Background: an optimization exercise with open tools, aiming at small area and a short achievable clock period. Do not read the settings as production practice.
In this exercise RTL edits were held to simulation tests only and were not proved equivalent to the original.
The series may have gaps, and a smaller design here may also do less where the tests do not look.

==> design/flow/design.v <==
`timescale 1ns / 1ps
module bit_shifter_1(
	input         clk,
	input         rst,
	input         i_skip,
	input  [3:0]  i_weight,
	input  [7:0]  i_activation,
	output [14:0] o_bit_shifted 
);
reg [13:0] r_bit_shifted;
reg        r_sign;
always @(posedge clk or posedge rst) begin
	if(rst) begin
		r_bit_shifted <= 14'd0;
		r_sign        <=  1'd0;
	end else begin
		if(i_skip) begin
			r_sign        <= 1'd0;
			r_bit_shifted <= 14'd0;
		end else begin
			case (i_weight [2:0])  
				3'd1    : r_bit_shifted <= {6'd0, i_activation      };
				3'd2    : r_bit_shifted <= {5'd0, i_activation, 1'd0};
				3'd3    : r_bit_shifted <= {4'd0, i_activation, 2'd0};
				3'd4    : r_bit_shifted <= {3'd0, i_activation, 3'd0};
				3'd5    : r_bit_shifted <= {2'd0, i_activation, 4'd0};
				3'd6    : r_bit_shifted <= {1'd0, i_activation, 5'd0};
				3'd7    : r_bit_shifted <= {      i_activation, 6'd0};
				default : r_bit_shifted <= 14'd0;
			endcase
			r_sign <= (i_weight[3]) ? 1'd1 : 1'd0;
		end
	end
end
assign o_bit_shifted = (r_sign) ? {r_sign, ~(r_bit_shifted)} + 1'd1 : {r_sign, r_bit_shifted};
endmodule
`timescale 1ns / 1ps
module pe_1(
    input clk,
    input rst,
    input  [3:0]  i_weight,
    input  [7:0]  i_activation,
    output [14:0] o_calculated
);
wire   w_skip;
assign w_skip    = ((!(i_activation[0]|
                       i_activation[1]|
                       i_activation[2]|
                       i_activation[3]|
                       i_activation[4]|
                       i_activation[5]|
                       i_activation[6]|
                       i_activation[7])) |
                   (!(i_weight[0]|
                      i_weight[1]|
                      i_weight[2]|
                      i_weight[3])));
bit_shifter_1 u_bit_shifter_1(
    .clk           (clk),
    .rst           (rst),
    .i_skip        (w_skip), 
	.i_weight      (i_weight),
	.i_activation  (i_activation),
	.o_bit_shifted (o_calculated)
);
endmodule
module conv_calc_5ks(
	valid_in, clk, rst,
	out_data_0, out_data_1, out_data_2, out_data_3, out_data_4,
	out_data_5, out_data_6, out_data_7, out_data_8, out_data_9,
	out_data_10, out_data_11, out_data_12, out_data_13, out_data_14,
	out_data_15, out_data_16, out_data_17, out_data_18, out_data_19,
	out_data_20, out_data_21, out_data_22, out_data_23, out_data_24,
    out_weight_0, out_weight_1,out_weight_2,out_weight_3,out_weight_4,out_weight_5,out_weight_6,
    out_weight_7,out_weight_8,out_weight_9,out_weight_10,out_weight_11,out_weight_12,out_weight_13,
    out_weight_14,out_weight_15,out_weight_16,out_weight_17,out_weight_18,out_weight_19,out_weight_20,
    out_weight_21,out_weight_22,out_weight_23,out_weight_24,out_weight_25,out_weight_26,out_weight_27,
    out_weight_28,out_weight_29,out_weight_30,out_weight_31,out_weight_32,out_weight_33,out_weight_34,
    out_weight_35,out_weight_36,out_weight_37,out_weight_38,out_weight_39,out_weight_40,out_weight_41,
    out_weight_42,out_weight_43,out_weight_44,out_weight_45,out_weight_46,out_weight_47,out_weight_48,
    out_weight_49,out_weight_50,out_weight_51,out_weight_52,out_weight_53,out_weight_54,out_weight_55,
    out_weight_56,out_weight_57,out_weight_58,out_weight_59,out_weight_60,out_weight_61,out_weight_62,
    out_weight_63,out_weight_64,out_weight_65,out_weight_66,out_weight_67,out_weight_68,out_weight_69,
    out_weight_70,out_weight_71,out_weight_72,out_weight_73,out_weight_74,
    bias_0, bias_1, bias_2,
	conv_out_1, conv_out_2, conv_out_3,
	valid_out
);
input valid_in, clk, rst;
input [7:0] out_data_0, out_data_1, out_data_2, out_data_3, out_data_4,
			out_data_5, out_data_6, out_data_7, out_data_8, out_data_9,
			out_data_10, out_data_11, out_data_12, out_data_13, out_data_14,
			out_data_15, out_data_16, out_data_17, out_data_18, out_data_19,
			out_data_20, out_data_21, out_data_22, out_data_23, out_data_24;
input [3:0] out_weight_0, out_weight_1,out_weight_2,out_weight_3,out_weight_4,out_weight_5,out_weight_6,
           out_weight_7,out_weight_8,out_weight_9,out_weight_10,out_weight_11,out_weight_12,out_weight_13,
           out_weight_14,out_weight_15,out_weight_16,out_weight_17,out_weight_18,out_weight_19,out_weight_20,
           out_weight_21,out_weight_22,out_weight_23,out_weight_24,out_weight_25,out_weight_26,out_weight_27,
           out_weight_28,out_weight_29,out_weight_30,out_weight_31,out_weight_32,out_weight_33,out_weight_34,
           out_weight_35,out_weight_36,out_weight_37,out_weight_38,out_weight_39,out_weight_40,out_weight_41,
           out_weight_42,out_weight_43,out_weight_44,out_weight_45,out_weight_46,out_weight_47,out_weight_48,
           out_weight_49,out_weight_50,out_weight_51,out_weight_52,out_weight_53,out_weight_54,out_weight_55,
           out_weight_56,out_weight_57,out_weight_58,out_weight_59,out_weight_60,out_weight_61,out_weight_62,
           out_weight_63,out_weight_64,out_weight_65,out_weight_66,out_weight_67,out_weight_68,out_weight_69,
           out_weight_70,out_weight_71,out_weight_72,out_weight_73,out_weight_74;
input [7:0] bias_0, bias_1, bias_2;			
output signed [11:0] conv_out_1;
output signed [11:0] conv_out_2;
output signed [11:0] conv_out_3;
output reg valid_out;
reg [7:0] r_bias_0, r_bias_1, r_bias_2;
always @(posedge clk or posedge rst) begin
	if (rst) begin
		r_bias_0  <= 8'd0;
		r_bias_1  <= 8'd0;
		r_bias_2  <= 8'd0;
		valid_out <= 1'b0;
	end else begin
		r_bias_0  <= bias_0;
		r_bias_1  <= bias_1;
		r_bias_2  <= bias_2;
		valid_out <= valid_in;
	end
end
wire signed [19:0] calc_out_1;  
wire signed [19:0] calc_out_2;  
wire signed [19:0] calc_out_3;  
wire signed [11:0] exp_bias [0:2];
reg [3:0] weight_1 [0:24];
reg [3:0] weight_2 [0:24];
reg [3:0] weight_3 [0:24];
wire signed [14:0] mul_out_1 [0:24];  
wire signed [14:0] mul_out_2 [0:24];  
wire signed [14:0] mul_out_3 [0:24];  
wire [7:0] exp_data [0:24];
assign exp_data[0] = out_data_0;
assign exp_data[1] = out_data_1;
assign exp_data[2] = out_data_2;
assign exp_data[3] = out_data_3;
assign exp_data[4] = out_data_4;
assign exp_data[5] = out_data_5;
assign exp_data[6] = out_data_6;
assign exp_data[7] = out_data_7;
assign exp_data[8] = out_data_8;
assign exp_data[9] = out_data_9;
assign exp_data[10] = out_data_10;
assign exp_data[11] = out_data_11;
assign exp_data[12] = out_data_12;
assign exp_data[13] = out_data_13;
assign exp_data[14] = out_data_14;
assign exp_data[15] = out_data_15;
assign exp_data[16] = out_data_16;
assign exp_data[17] = out_data_17;
assign exp_data[18] = out_data_18;
assign exp_data[19] = out_data_19;
assign exp_data[20] = out_data_20;
assign exp_data[21] = out_data_21;
assign exp_data[22] = out_data_22;
assign exp_data[23] = out_data_23;
assign exp_data[24] = out_data_24;
assign exp_bias[0] = (r_bias_0[7] == 1) ? {4'b1111, r_bias_0} : {4'd0, r_bias_0};
assign exp_bias[1] = (r_bias_1[7] == 1) ? {4'b1111, r_bias_1} : {4'd0, r_bias_1};
assign exp_bias[2] = (r_bias_2[7] == 1) ? {4'b1111, r_bias_2} : {4'd0, r_bias_2};
pe_1 pe_1_0(clk, rst, out_weight_0, exp_data[0],  mul_out_1[0]);
pe_1 pe_1_1(clk, rst, out_weight_1, exp_data[1],  mul_out_1[1]);
pe_1 pe_1_2(clk, rst, out_weight_2, exp_data[2],  mul_out_1[2]);
pe_1 pe_1_3(clk, rst, out_weight_3, exp_data[3],  mul_out_1[3]);
pe_1 pe_1_4(clk, rst, out_weight_4, exp_data[4],  mul_out_1[4]);
pe_1 pe_1_5(clk, rst, out_weight_5, exp_data[5],  mul_out_1[5]);
pe_1 pe_1_6(clk, rst, out_weight_6, exp_data[6],  mul_out_1[6]);
pe_1 pe_1_7(clk, rst, out_weight_7, exp_data[7],  mul_out_1[7]);
pe_1 pe_1_8(clk, rst, out_weight_8, exp_data[8],  mul_out_1[8]);
pe_1 pe_1_9(clk, rst, out_weight_9, exp_data[9],  mul_out_1[9]);
pe_1 pe_1_10(clk, rst, out_weight_10, exp_data[10],  mul_out_1[10]);
pe_1 pe_1_11(clk, rst, out_weight_11, exp_data[11],  mul_out_1[11]);
pe_1 pe_1_12(clk, rst, out_weight_12, exp_data[12],  mul_out_1[12]);
pe_1 pe_1_13(clk, rst, out_weight_13, exp_data[13],  mul_out_1[13]);
pe_1 pe_1_14(clk, rst, out_weight_14, exp_data[14],  mul_out_1[14]);
pe_1 pe_1_15(clk, rst, out_weight_15, exp_data[15],  mul_out_1[15]);
pe_1 pe_1_16(clk, rst, out_weight_16, exp_data[16],  mul_out_1[16]);
pe_1 pe_1_17(clk, rst, out_weight_17, exp_data[17],  mul_out_1[17]);
pe_1 pe_1_18(clk, rst, out_weight_18, exp_data[18],  mul_out_1[18]);
pe_1 pe_1_19(clk, rst, out_weight_19, exp_data[19],  mul_out_1[19]);
pe_1 pe_1_20(clk, rst, out_weight_20, exp_data[20],  mul_out_1[20]);
pe_1 pe_1_21(clk, rst, out_weight_21, exp_data[21],  mul_out_1[21]);
pe_1 pe_1_22(clk, rst, out_weight_22, exp_data[22],  mul_out_1[22]);
pe_1 pe_1_23(clk, rst, out_weight_23, exp_data[23],  mul_out_1[23]);
pe_1 pe_1_24(clk, rst, out_weight_24, exp_data[24],  mul_out_1[24]);
pe_1 pe_2_0(clk, rst, out_weight_25, exp_data[0],  mul_out_2[0]);
pe_1 pe_2_1(clk, rst, out_weight_26, exp_data[1],  mul_out_2[1]);
pe_1 pe_2_2(clk, rst, out_weight_27, exp_data[2],  mul_out_2[2]);
pe_1 pe_2_3(clk, rst, out_weight_28, exp_data[3],  mul_out_2[3]);
pe_1 pe_2_4(clk, rst, out_weight_29, exp_data[4],  mul_out_2[4]);
pe_1 pe_2_5(clk, rst, out_weight_30, exp_data[5],  mul_out_2[5]);
pe_1 pe_2_6(clk, rst, out_weight_31, exp_data[6],  mul_out_2[6]);
pe_1 pe_2_7(clk, rst, out_weight_32, exp_data[7],  mul_out_2[7]);
pe_1 pe_2_8(clk, rst, out_weight_33, exp_data[8],  mul_out_2[8]);
pe_1 pe_2_9(clk, rst, out_weight_34, exp_data[9],  mul_out_2[9]);
pe_1 pe_2_10(clk, rst, out_weight_35, exp_data[10],  mul_out_2[10]);
pe_1 pe_2_11(clk, rst, out_weight_36, exp_data[11],  mul_out_2[11]);
pe_1 pe_2_12(clk, rst, out_weight_37, exp_data[12],  mul_out_2[12]);
pe_1 pe_2_13(clk, rst, out_weight_38, exp_data[13],  mul_out_2[13]);
pe_1 pe_2_14(clk, rst, out_weight_39, exp_data[14],  mul_out_2[14]);
pe_1 pe_2_15(clk, rst, out_weight_40, exp_data[15],  mul_out_2[15]);
pe_1 pe_2_16(clk, rst, out_weight_41, exp_data[16],  mul_out_2[16]);
pe_1 pe_2_17(clk, rst, out_weight_42, exp_data[17],  mul_out_2[17]);
pe_1 pe_2_18(clk, rst, out_weight_43, exp_data[18],  mul_out_2[18]);
pe_1 pe_2_19(clk, rst, out_weight_44, exp_data[19],  mul_out_2[19]);
pe_1 pe_2_20(clk, rst, out_weight_45, exp_data[20],  mul_out_2[20]);
pe_1 pe_2_21(clk, rst, out_weight_46, exp_data[21],  mul_out_2[21]);
pe_1 pe_2_22(clk, rst, out_weight_47, exp_data[22],  mul_out_2[22]);
pe_1 pe_2_23(clk, rst, out_weight_48, exp_data[23],  mul_out_2[23]);
pe_1 pe_2_24(clk, rst, out_weight_49, exp_data[24],  mul_out_2[24]);
pe_1 pe_3_0(clk, rst, out_weight_50, exp_data[0],  mul_out_3[0]);
pe_1 pe_3_1(clk, rst, out_weight_51, exp_data[1],  mul_out_3[1]);
pe_1 pe_3_2(clk, rst, out_weight_52, exp_data[2],  mul_out_3[2]);
pe_1 pe_3_3(clk, rst, out_weight_53, exp_data[3],  mul_out_3[3]);
pe_1 pe_3_4(clk, rst, out_weight_54, exp_data[4],  mul_out_3[4]);
pe_1 pe_3_5(clk, rst, out_weight_55, exp_data[5],  mul_out_3[5]);
pe_1 pe_3_6(clk, rst, out_weight_56, exp_data[6],  mul_out_3[6]);
pe_1 pe_3_7(clk, rst, out_weight_57, exp_data[7],  mul_out_3[7]);
pe_1 pe_3_8(clk, rst, out_weight_58, exp_data[8],  mul_out_3[8]);
pe_1 pe_3_9(clk, rst, out_weight_59, exp_data[9],  mul_out_3[9]);
pe_1 pe_3_10(clk, rst, out_weight_60, exp_data[10],  mul_out_3[10]);
pe_1 pe_3_11(clk, rst, out_weight_61, exp_data[11],  mul_out_3[11]);
pe_1 pe_3_12(clk, rst, out_weight_62, exp_data[12],  mul_out_3[12]);
pe_1 pe_3_13(clk, rst, out_weight_63, exp_data[13],  mul_out_3[13]);
pe_1 pe_3_14(clk, rst, out_weight_64, exp_data[14],  mul_out_3[14]);
pe_1 pe_3_15(clk, rst, out_weight_65, exp_data[15],  mul_out_3[15]);
pe_1 pe_3_16(clk, rst, out_weight_66, exp_data[16],  mul_out_3[16]);
pe_1 pe_3_17(clk, rst, out_weight_67, exp_data[17],  mul_out_3[17]);
pe_1 pe_3_18(clk, rst, out_weight_68, exp_data[18],  mul_out_3[18]);
pe_1 pe_3_19(clk, rst, out_weight_69, exp_data[19],  mul_out_3[19]);
pe_1 pe_3_20(clk, rst, out_weight_70, exp_data[20],  mul_out_3[20]);
pe_1 pe_3_21(clk, rst, out_weight_71, exp_data[21],  mul_out_3[21]);
pe_1 pe_3_22(clk, rst, out_weight_72, exp_data[22],  mul_out_3[22]);
pe_1 pe_3_23(clk, rst, out_weight_73, exp_data[23],  mul_out_3[23]);
pe_1 pe_3_24(clk, rst, out_weight_74, exp_data[24],  mul_out_3[24]);
assign calc_out_1 =   mul_out_1[0] + mul_out_1[1] + mul_out_1[2] + mul_out_1[3] + mul_out_1[4] 
                    + mul_out_1[5] + mul_out_1[6] + mul_out_1[7] + mul_out_1[8] + mul_out_1[9]
                    + mul_out_1[10] + mul_out_1[11] + mul_out_1[12] + mul_out_1[13] + mul_out_1[14]
                    + mul_out_1[15] + mul_out_1[16] + mul_out_1[17] + mul_out_1[18] + mul_out_1[19] 
                    + mul_out_1[20] + mul_out_1[21] + mul_out_1[22] + mul_out_1[23] + mul_out_1[24];
assign calc_out_2 =   mul_out_2[0] + mul_out_2[1] + mul_out_2[2] + mul_out_2[3] + mul_out_2[4] 
                    + mul_out_2[5] + mul_out_2[6] + mul_out_2[7] + mul_out_2[8] + mul_out_2[9] 
                    + mul_out_2[10] + mul_out_2[11] + mul_out_2[12] + mul_out_2[13] + mul_out_2[14] 
                    + mul_out_2[15] + mul_out_2[16] + mul_out_2[17] + mul_out_2[18] + mul_out_2[19] 
                    + mul_out_2[20] + mul_out_2[21] + mul_out_2[22] + mul_out_2[23] + mul_out_2[24];
assign calc_out_3 =   mul_out_3[0] + mul_out_3[1] + mul_out_3[2] + mul_out_3[3] + mul_out_3[4] 
                    + mul_out_3[5] + mul_out_3[6] + mul_out_3[7] + mul_out_3[8] + mul_out_3[9] 
                    + mul_out_3[10] + mul_out_3[11] + mul_out_3[12] + mul_out_3[13] + mul_out_3[14] 
                    + mul_out_3[15] + mul_out_3[16] + mul_out_3[17] + mul_out_3[18] + mul_out_3[19] 
                    + mul_out_3[20] + mul_out_3[21] + mul_out_3[22] + mul_out_3[23] + mul_out_3[24];	
assign conv_out_1 = calc_out_1[19:8] + exp_bias[0];  
assign conv_out_2 = calc_out_2[19:8] + exp_bias[1];
assign conv_out_3 = calc_out_3[19:8] + exp_bias[2];
endmodule
==> design/flow/run.sh <==
#!/bin/bash
# synth_recipe.tcl (not shown) runs the flow's synth.tcl, then flattens the netlist and writes it again
# the make line also repeats each setting of config.mk as NAME=value (left out here)
make -C /OpenROAD-flow-scripts/flow DESIGN_CONFIG=/design/flow/config.mk WORK_HOME=/design/flow/orfs CLKGATE_MAP_FILE= SYNTH_SCRIPT=/design/flow/synth_recipe.tcl finish
==> design/flow/config.mk <==
export PLATFORM = sky130hd
export DESIGN_NAME = conv_calc_5ks
export DESIGN_NICKNAME = conv_calc_5ks
export VERILOG_FILES = /design/flow/design.v
export SDC_FILE = /design/flow/constraint.sdc
export NUM_CORES = 4
export LEC_CHECK = 0
export CAP_MARGIN = 20
export CORE_MARGIN = 2
export CORE_UTILIZATION = 40
export SLEW_MARGIN = 20
==> design/flow/constraint.sdc <==
create_clock -name core_clock -period 14.0 [get_ports {clk}]
set_input_delay 2.8000 -clock core_clock [delete_from_list [all_inputs] [get_ports {clk}]]
set_output_delay 2.8000 -clock core_clock [all_outputs]
set_load 0.01 [all_outputs]
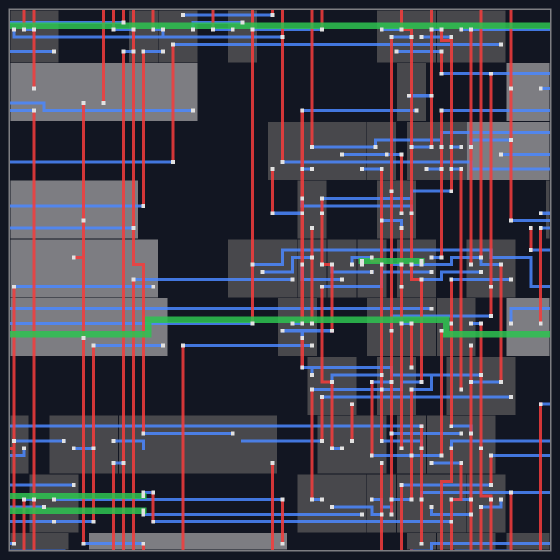
**Above:** run 1 (layout detail).
Window x 380 to 405, y 380 to 405 µm. Cells in gray, sequential cells in the stronger gray; small squares are vias.
legend:
  met2:
    color: red
  met1:
    color: blue
  met3:
    color: green
netlist names of flops here include: pe_1_8.u_bit_shifter_1.r_bit_shifted (4)
sequential cells in the window: 4
cells with their middle in the window: 38
most frequent: nand2_1 (6), xor2_1 (6), dfrtp_1 (4)

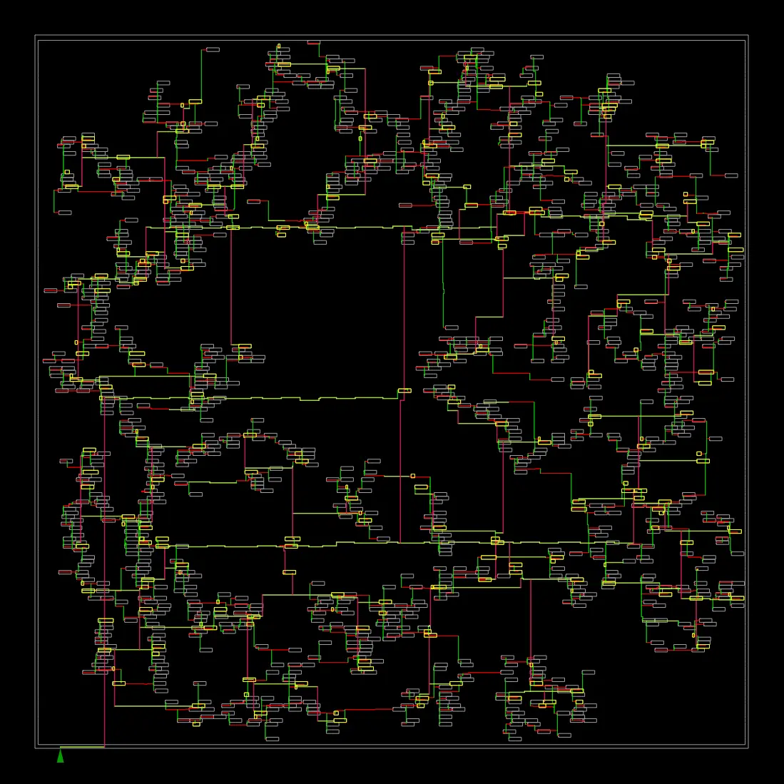
**Above:** run 1 (clock nets).
TritonCTS buffer count: 144
clk_buf instances: 189
number of sinks handled by clock tree synthesis: 1,150
layout sequential cell count: 1,150

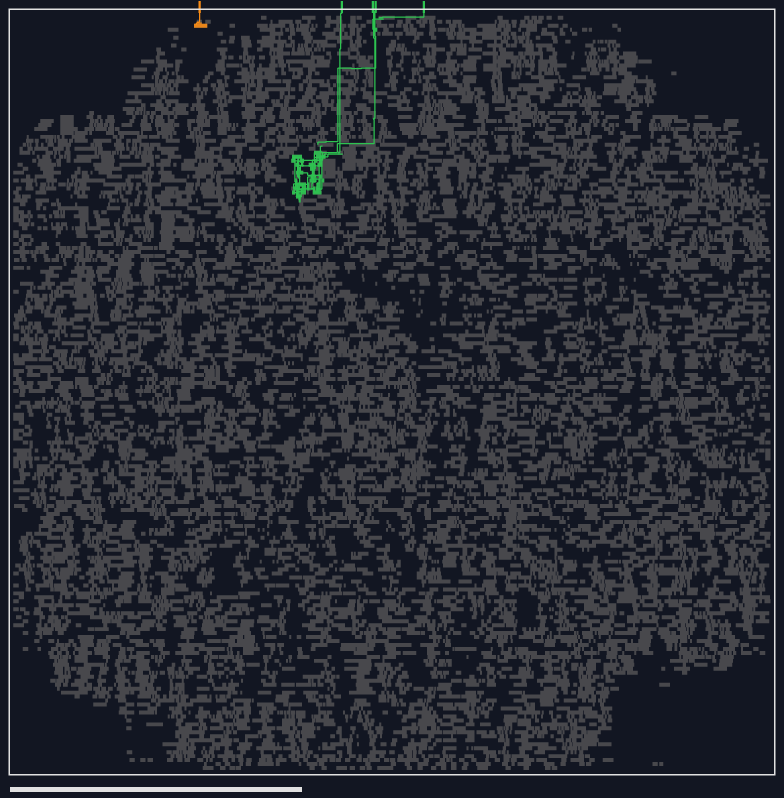
**Above:** run 1 (port wiring).
Bar = 200 µm.
legend:
  valid_in:
    color: orange
    direction: input
    edge: top
    end_cells: 1
    buffers: 1
    wire: 14.9 µm
  out_weight_11:
    color: green
    direction: input
    edge: top
    end_cells: 50
    buffers: 4
    wire: 760 µm
port buffer count: 563
boundary pin count: 564

==> results.json, run 1 <==
{
  "dpl.hpwl_um": 356800,
  "number_of_antenna_violations_at_the_first_check_in_global_routing": 57,
  "die-area_mm2": 0.2741,
  "rows": 190,
  "wirelength_um": 432100,
  "vias_per_cell": 5.641,
  "post-synth-top-area-fraction_pct": 26.66,
  "critical-path-slowest-cell": "fa_1",
  "layout.cells.most_common": "nand2_1",
  "synth_top_family_by_area": "adder cells",
  "multi_input_area_mm2": 0.07169,
  "worst-path-stages": 31,
  "synth_async_sr_flop_share_pct": 100.0,
  "share_of_cell_area_taken_by_muxes_after_synthesis_pct": 7.676,
  "post_cts.resized_instances": 0,
  "grt_use_total_pct": 31.20,
  "seq_area_frac_synth_pct": 26.66,
  "synth_seq_cells": 1150,
  "place.gp.congestion": 1.032,
  "layout.area.seq_mm2": 0.02878,
  "finalCritPeriodShare_pct": 96.85,
  "final_antenna_net_count": 0,
  "drt-initial-drc-count": 9081,
  "overflow_left_after_global_routing": 0,
  "cts.reportedPaths.clkPinSlew_ps": 60,
  "met2_wirelength_um": 191400,
  "route.top_layer_used": "met5",
  "clock_cell_area_share_pct": 4.067,
  "multi_input_area_share_pct": 59.40,
  "required_ps": 11200,
  "netlist_instances": 11895,
  "slew_headroom_pct": 26.20,
  "synthesized_area_fraction_occupied_by_ao_oa_aoi_and_oai_cells_pct": 13.87,
  "synthAdderAreaFrac_pct": 22.25,
  "post_cts_buffers": 0,
  "final-setup-viol-count": 0,
  "max_clock_freq_mhz": 73.75,
  "floorplan.die.width_um": 523.5,
  "timing.critical_path.from_type": "flip-flop",
  "vias": 88051,
  "place_area_mm2": 0.1156,
  "final_hold_viol_count": 0,
  "core-area_mm2": 0.2682,
  "syn_to_final_growth_pct": 11.80,
  "timing_worst_slew_pin_value_ps": 1103,
  "grt_first_pass_wirelength_um": 615200,
  "finalHoldWorstSlack_ps": 2390,
  "netlist.top_cell.by_area": "dfrtp_1",
  "num_tapcells": 3552,
  "path_common_cell": "fa_1",
  "post_drt_wl_per_cell_um": 27.68,
  "synth-edff-count": 0,
  "final_util_pct": 45.01,
  "cap_violations": 0,
  "finish.instance_area_mm2": 0.1207,
  "routedLengthMet1_um": 184600,
  "netlist_top_cells_count": "nand2_1 (1,508), inv_1 (1,297), dfrtp_1 (1,150)",
  "min_path_type": "in -> async",
  "share_of_final_layout_standard_cells_stronger_than_drive_strength_1_pct": 5.004,
  "grtUsageMet1_pct": 42.54,
  "post-route-worst-setup-slack_ps": 440.6,
  "cts.htree.levels": 4,
  "synth.top_cells.by_area": "dfrtp_1 (27%), fa_1 (20%), nand2_1 (5.2%)",
  "end_point_of_the_critical_path": "conv_out_3[11]",
  "first_pass_iters": 7,
  "seq_share_pct": 23.84,
  "critical-path-top-delay-family": "adder cells",
  "worstSetupPathType": "reg -> out",
  "timing.setup.tns_ps": 0,
  "post_synth_xor_area_fraction_pct": 7.926,
  "synth_area_per_cell_um2": 9.076,
  "syn_nets": 13694,
  "max_stage_delay_ps": 810,
  "drv_slew": 0,
  "num-multi-input-gates": 8727,
  "ys_types": 73,
  "first_global_vias": 86632,
  "finalNetCount": 13716,
  "nonClockInverterCount": 1306,
  "worst_ep_arrival_time_ps": 10760,
  "yosys_most_used_dff": "dfrtp_1",
  "place_ws_ps": 936.8,
  "time_the_final_worst_path_needs_with_i_o_delays_and_setup_ps": 13560,
  "initial_core_util_pct": 40.26,
  "die_h_um": 523.5,
  "place_inst": 15323,
  "grt_util_met2_pct": 47.46,
  "diodes": 27,
  "buffers_from_clock_root_to_sink_at_most": 3,
  "grt_start_max_net_pins": 170,
  "layoutNonFillerInstCount": 15609,
  "critical_path.n_buffers_inverters": 4,
  "signal_buffer_area_fraction_pct": 4.887,
  "clock_tree_from_tritoncts": "done",
  "yosys_warnings": 2,
  "met3WireLength_um": 30540,
  "area_share_of_and_or_nand_nor_cells_after_synthesis_pct": 14.60,
  "area_dominant_class": "multi-input combinational cells",
  "gr-max-usage-layer": "met2",
  "signal_buffers": 588,
  "status": "complete, no violations",
  "critPathMaxFanout": 5,
  "gr-usage-met3_pct": 5.593,
  "clock_tree.root_cell": "clkbuf_16"
}
--- run 2: outline of the changes from run 1 ---
design/flow/design.v: 257 -> 4874 lines; modules unchanged: 0
  bit_shifter_1: edited, 35 -> 18 lines
  pe_1: edited, 29 -> 17 lines
  conv_calc_5ks: edited, 191 -> 4839 lines
==> module bit_shifter_1 as of run 2 <==
module bit_shifter_1(
    input  [2:0]  i_weight,
    input  [7:0]  i_activation,
    output reg [13:0] o_bit_shifted
);
always @(*) begin
    case (i_weight)
        3'd1    : o_bit_shifted = {6'd0, i_activation      };
        3'd2    : o_bit_shifted = {5'd0, i_activation, 1'd0};
        3'd3    : o_bit_shifted = {4'd0, i_activation, 2'd0};
        3'd4    : o_bit_shifted = {3'd0, i_activation, 3'd0};
        3'd5    : o_bit_shifted = {2'd0, i_activation, 4'd0};
        3'd6    : o_bit_shifted = {1'd0, i_activation, 5'd0};
        3'd7    : o_bit_shifted = {      i_activation, 6'd0};
        default : o_bit_shifted = 14'd0;
    endcase
end
endmodule
==> module pe_1 as of run 2 <==
module pe_1(
    input  [3:0]  i_weight,
    input  [7:0]  i_activation,
    output [15:0] o_pp
);
wire [13:0] t;
wire        s = i_weight[3];
bit_shifter_1 u_bit_shifter_1(
    .i_weight     (i_weight[2:0]),
    .i_activation (i_activation),
    .o_bit_shifted(t)
);
assign o_pp[0]    = t[0];
assign o_pp[13:1] = t[13:1] ^ {13{s}};
assign o_pp[14]   = s & ~t[0];
assign o_pp[15]   = ~s;
endmodule
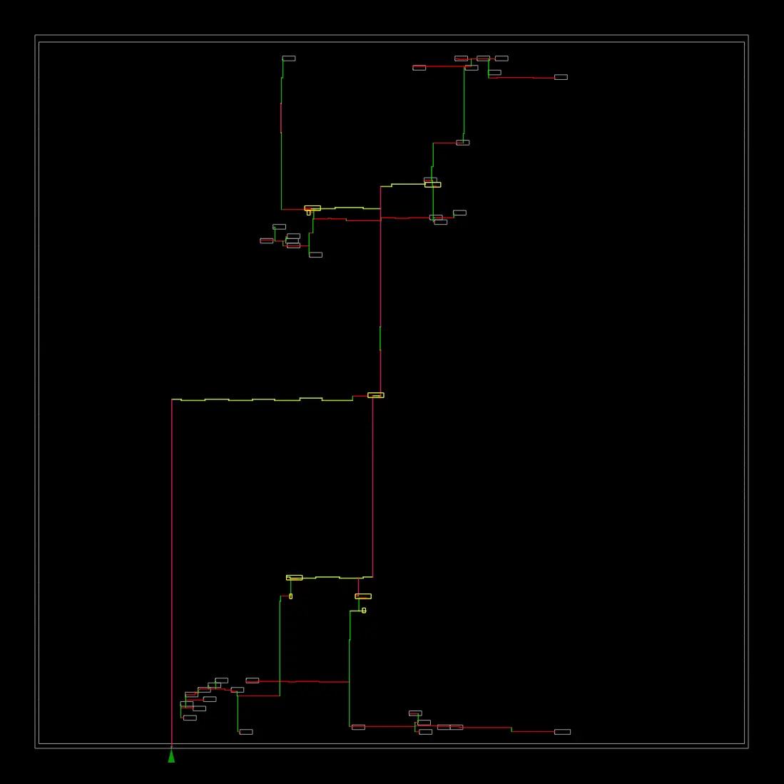
**Above:** run 2 (clock nets).
clk_buf instances: 6
TritonCTS buffer count: 5
layout sequential cell count: 37

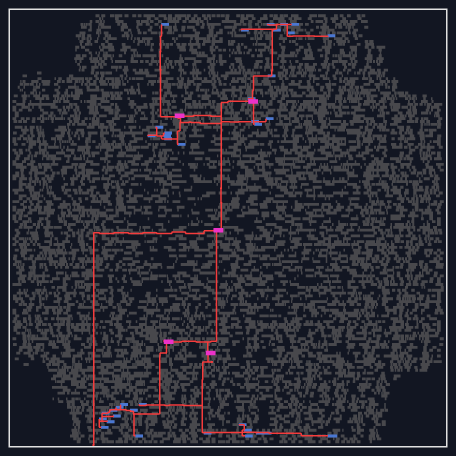
**Above:** run 2 (clock distribution).
legend:
  flip-flops:
    color: blue
    count: 37
  cells driving clock nets:
    color: magenta
    count: 5
  clock wires:
    color: red
    length: 1,710 µm
routed clock nets: 6

==> results.json, run 2 <==
{
  "status": "complete, no violations",
  "grtUsageMet1_pct": 50.65,
  "clock_tree_from_tritoncts": "done",
  "post_cts.resized_instances": 0,
  "core-area_mm2": 0.1674,
  "grt_use_total_pct": 38.35,
  "synth_async_sr_flop_share_pct": 2.703,
  "yosys_most_used_dff": "dfxtp_1",
  "wirelength_um": 338100,
  "final_antenna_net_count": 0,
  "finalCritPeriodShare_pct": 85.32,
  "min_path_type": "in -> async",
  "multi_input_area_mm2": 0.05936,
  "synth_area_per_cell_um2": 7.952,
  "routedLengthMet1_um": 135900,
  "initial_core_util_pct": 40.33,
  "floorplan.die.width_um": 414.9,
  "slew_headroom_pct": 27.11,
  "netlist_top_cells_count": "inv_1 (1,139), fa_1 (1,123), nand2_1 (757)",
  "place_area_mm2": 0.07325,
  "netlist.top_cell.by_area": "fa_1",
  "drv_slew": 0,
  "max_stage_delay_ps": 1040,
  "gr-usage-met3_pct": 7.894,
  "critical_path.n_buffers_inverters": 2,
  "seq_area_frac_synth_pct": 1.104,
  "drt-initial-drc-count": 7887,
  "finalNetCount": 10019,
  "time_the_final_worst_path_needs_with_i_o_delays_and_setup_ps": 11940,
  "synth_seq_cells": 37,
  "number_of_antenna_violations_at_the_first_check_in_global_routing": 15,
  "diodes": 4,
  "place.gp.congestion": 1.090,
  "die-area_mm2": 0.1721,
  "gr-max-usage-layer": "met2",
  "post-synth-top-area-fraction_pct": 33.30,
  "layout.area.seq_um2": 745.7,
  "num-multi-input-gates": 6504,
  "finish.instance_area_mm2": 0.07340,
  "first_global_vias": 60092,
  "synthAdderAreaFrac_pct": 34.11,
  "buffers_from_clock_root_to_sink_at_most": 2,
  "layout.cells.most_common": "inv_1",
  "grt_first_pass_wirelength_um": 467200,
  "multi_input_area_share_pct": 80.88,
  "post_drt_wl_per_cell_um": 32.10,
  "seq_share_pct": 1.016,
  "synth-edff-count": 0,
  "final-setup-viol-count": 0,
  "ys_types": 80,
  "critPathMaxFanout": 23,
  "die_h_um": 414.9,
  "post_cts_buffers": 0,
  "cts.reportedPaths.clkPinSlew_ps": 90,
  "num_tapcells": 2204,
  "synthesized_area_fraction_occupied_by_ao_oa_aoi_and_oai_cells_pct": 15.65,
  "signal_buffer_area_fraction_pct": 8.199,
  "vias_per_cell": 5.945,
  "grt_start_max_net_pins": 27,
  "vias": 62622,
  "worst-path-stages": 21,
  "clock_cell_area_share_pct": 0.1892,
  "post_synth_xor_area_fraction_pct": 13.09,
  "timing_worst_slew_pin_value_ps": 1090,
  "worstSetupPathType": "in -> reg",
  "cts.htree.levels": 2,
  "clock_sink_count": 37,
  "place_ws_ps": 1824,
  "route.top_layer_used": "met5",
  "final_hold_viol_count": 0,
  "post-route-worst-setup-slack_ps": 2056,
  "synth_top_family_by_area": "adder cells",
  "syn_nets": 10185,
  "netlist_instances": 8491,
  "timing.setup.tns_ps": 0,
  "io_pins": 564,
  "share_of_cell_area_taken_by_muxes_after_synthesis_pct": 11.24,
  "area_share_of_and_or_nand_nor_cells_after_synthesis_pct": 13.83,
  "area_dominant_class": "multi-input combinational cells",
  "worst_ep_arrival_time_ps": 12190
}

==> static timing again, ports no longer ideal <==
Ports are ideal in the flow. The routed layouts listed here were re-timed in OpenROAD.
Step 1 sets driving cells, clkbuf_16 on the clock port and buf_2 on the other inputs (assumed; they add their load-dependent delay and slew).
Step 2 adds t to the input delays and takes it off the output delays; t is the mean of the earliest and latest rising clock arrival at the registers after step 1. Input paths then give back, and output paths get back, about the clock's delay inside the block.
Slacks: ideal ports / drivers / drivers and shift; pairs: ideal ports / drivers.
run	t (ns)	setup slack, ns	worst setup path after step 2	latest minus earliest clock arrival (ns)	worst register clock-pin slew, ns
run 1	0.911	0.441 / 0.331 / 1.242	register to output	0.047 / 0.047	0.07 / 0.07
run 2	0.439	2.056 / 2.099 / 1.661	input to register	0.015 / 0.015	0.09 / 0.09
After both steps setup and hold are still met in every run listed. The setup slack of run 2, which loses most, moves by +0.043 ns with the drivers and by -0.395 ns with both steps.
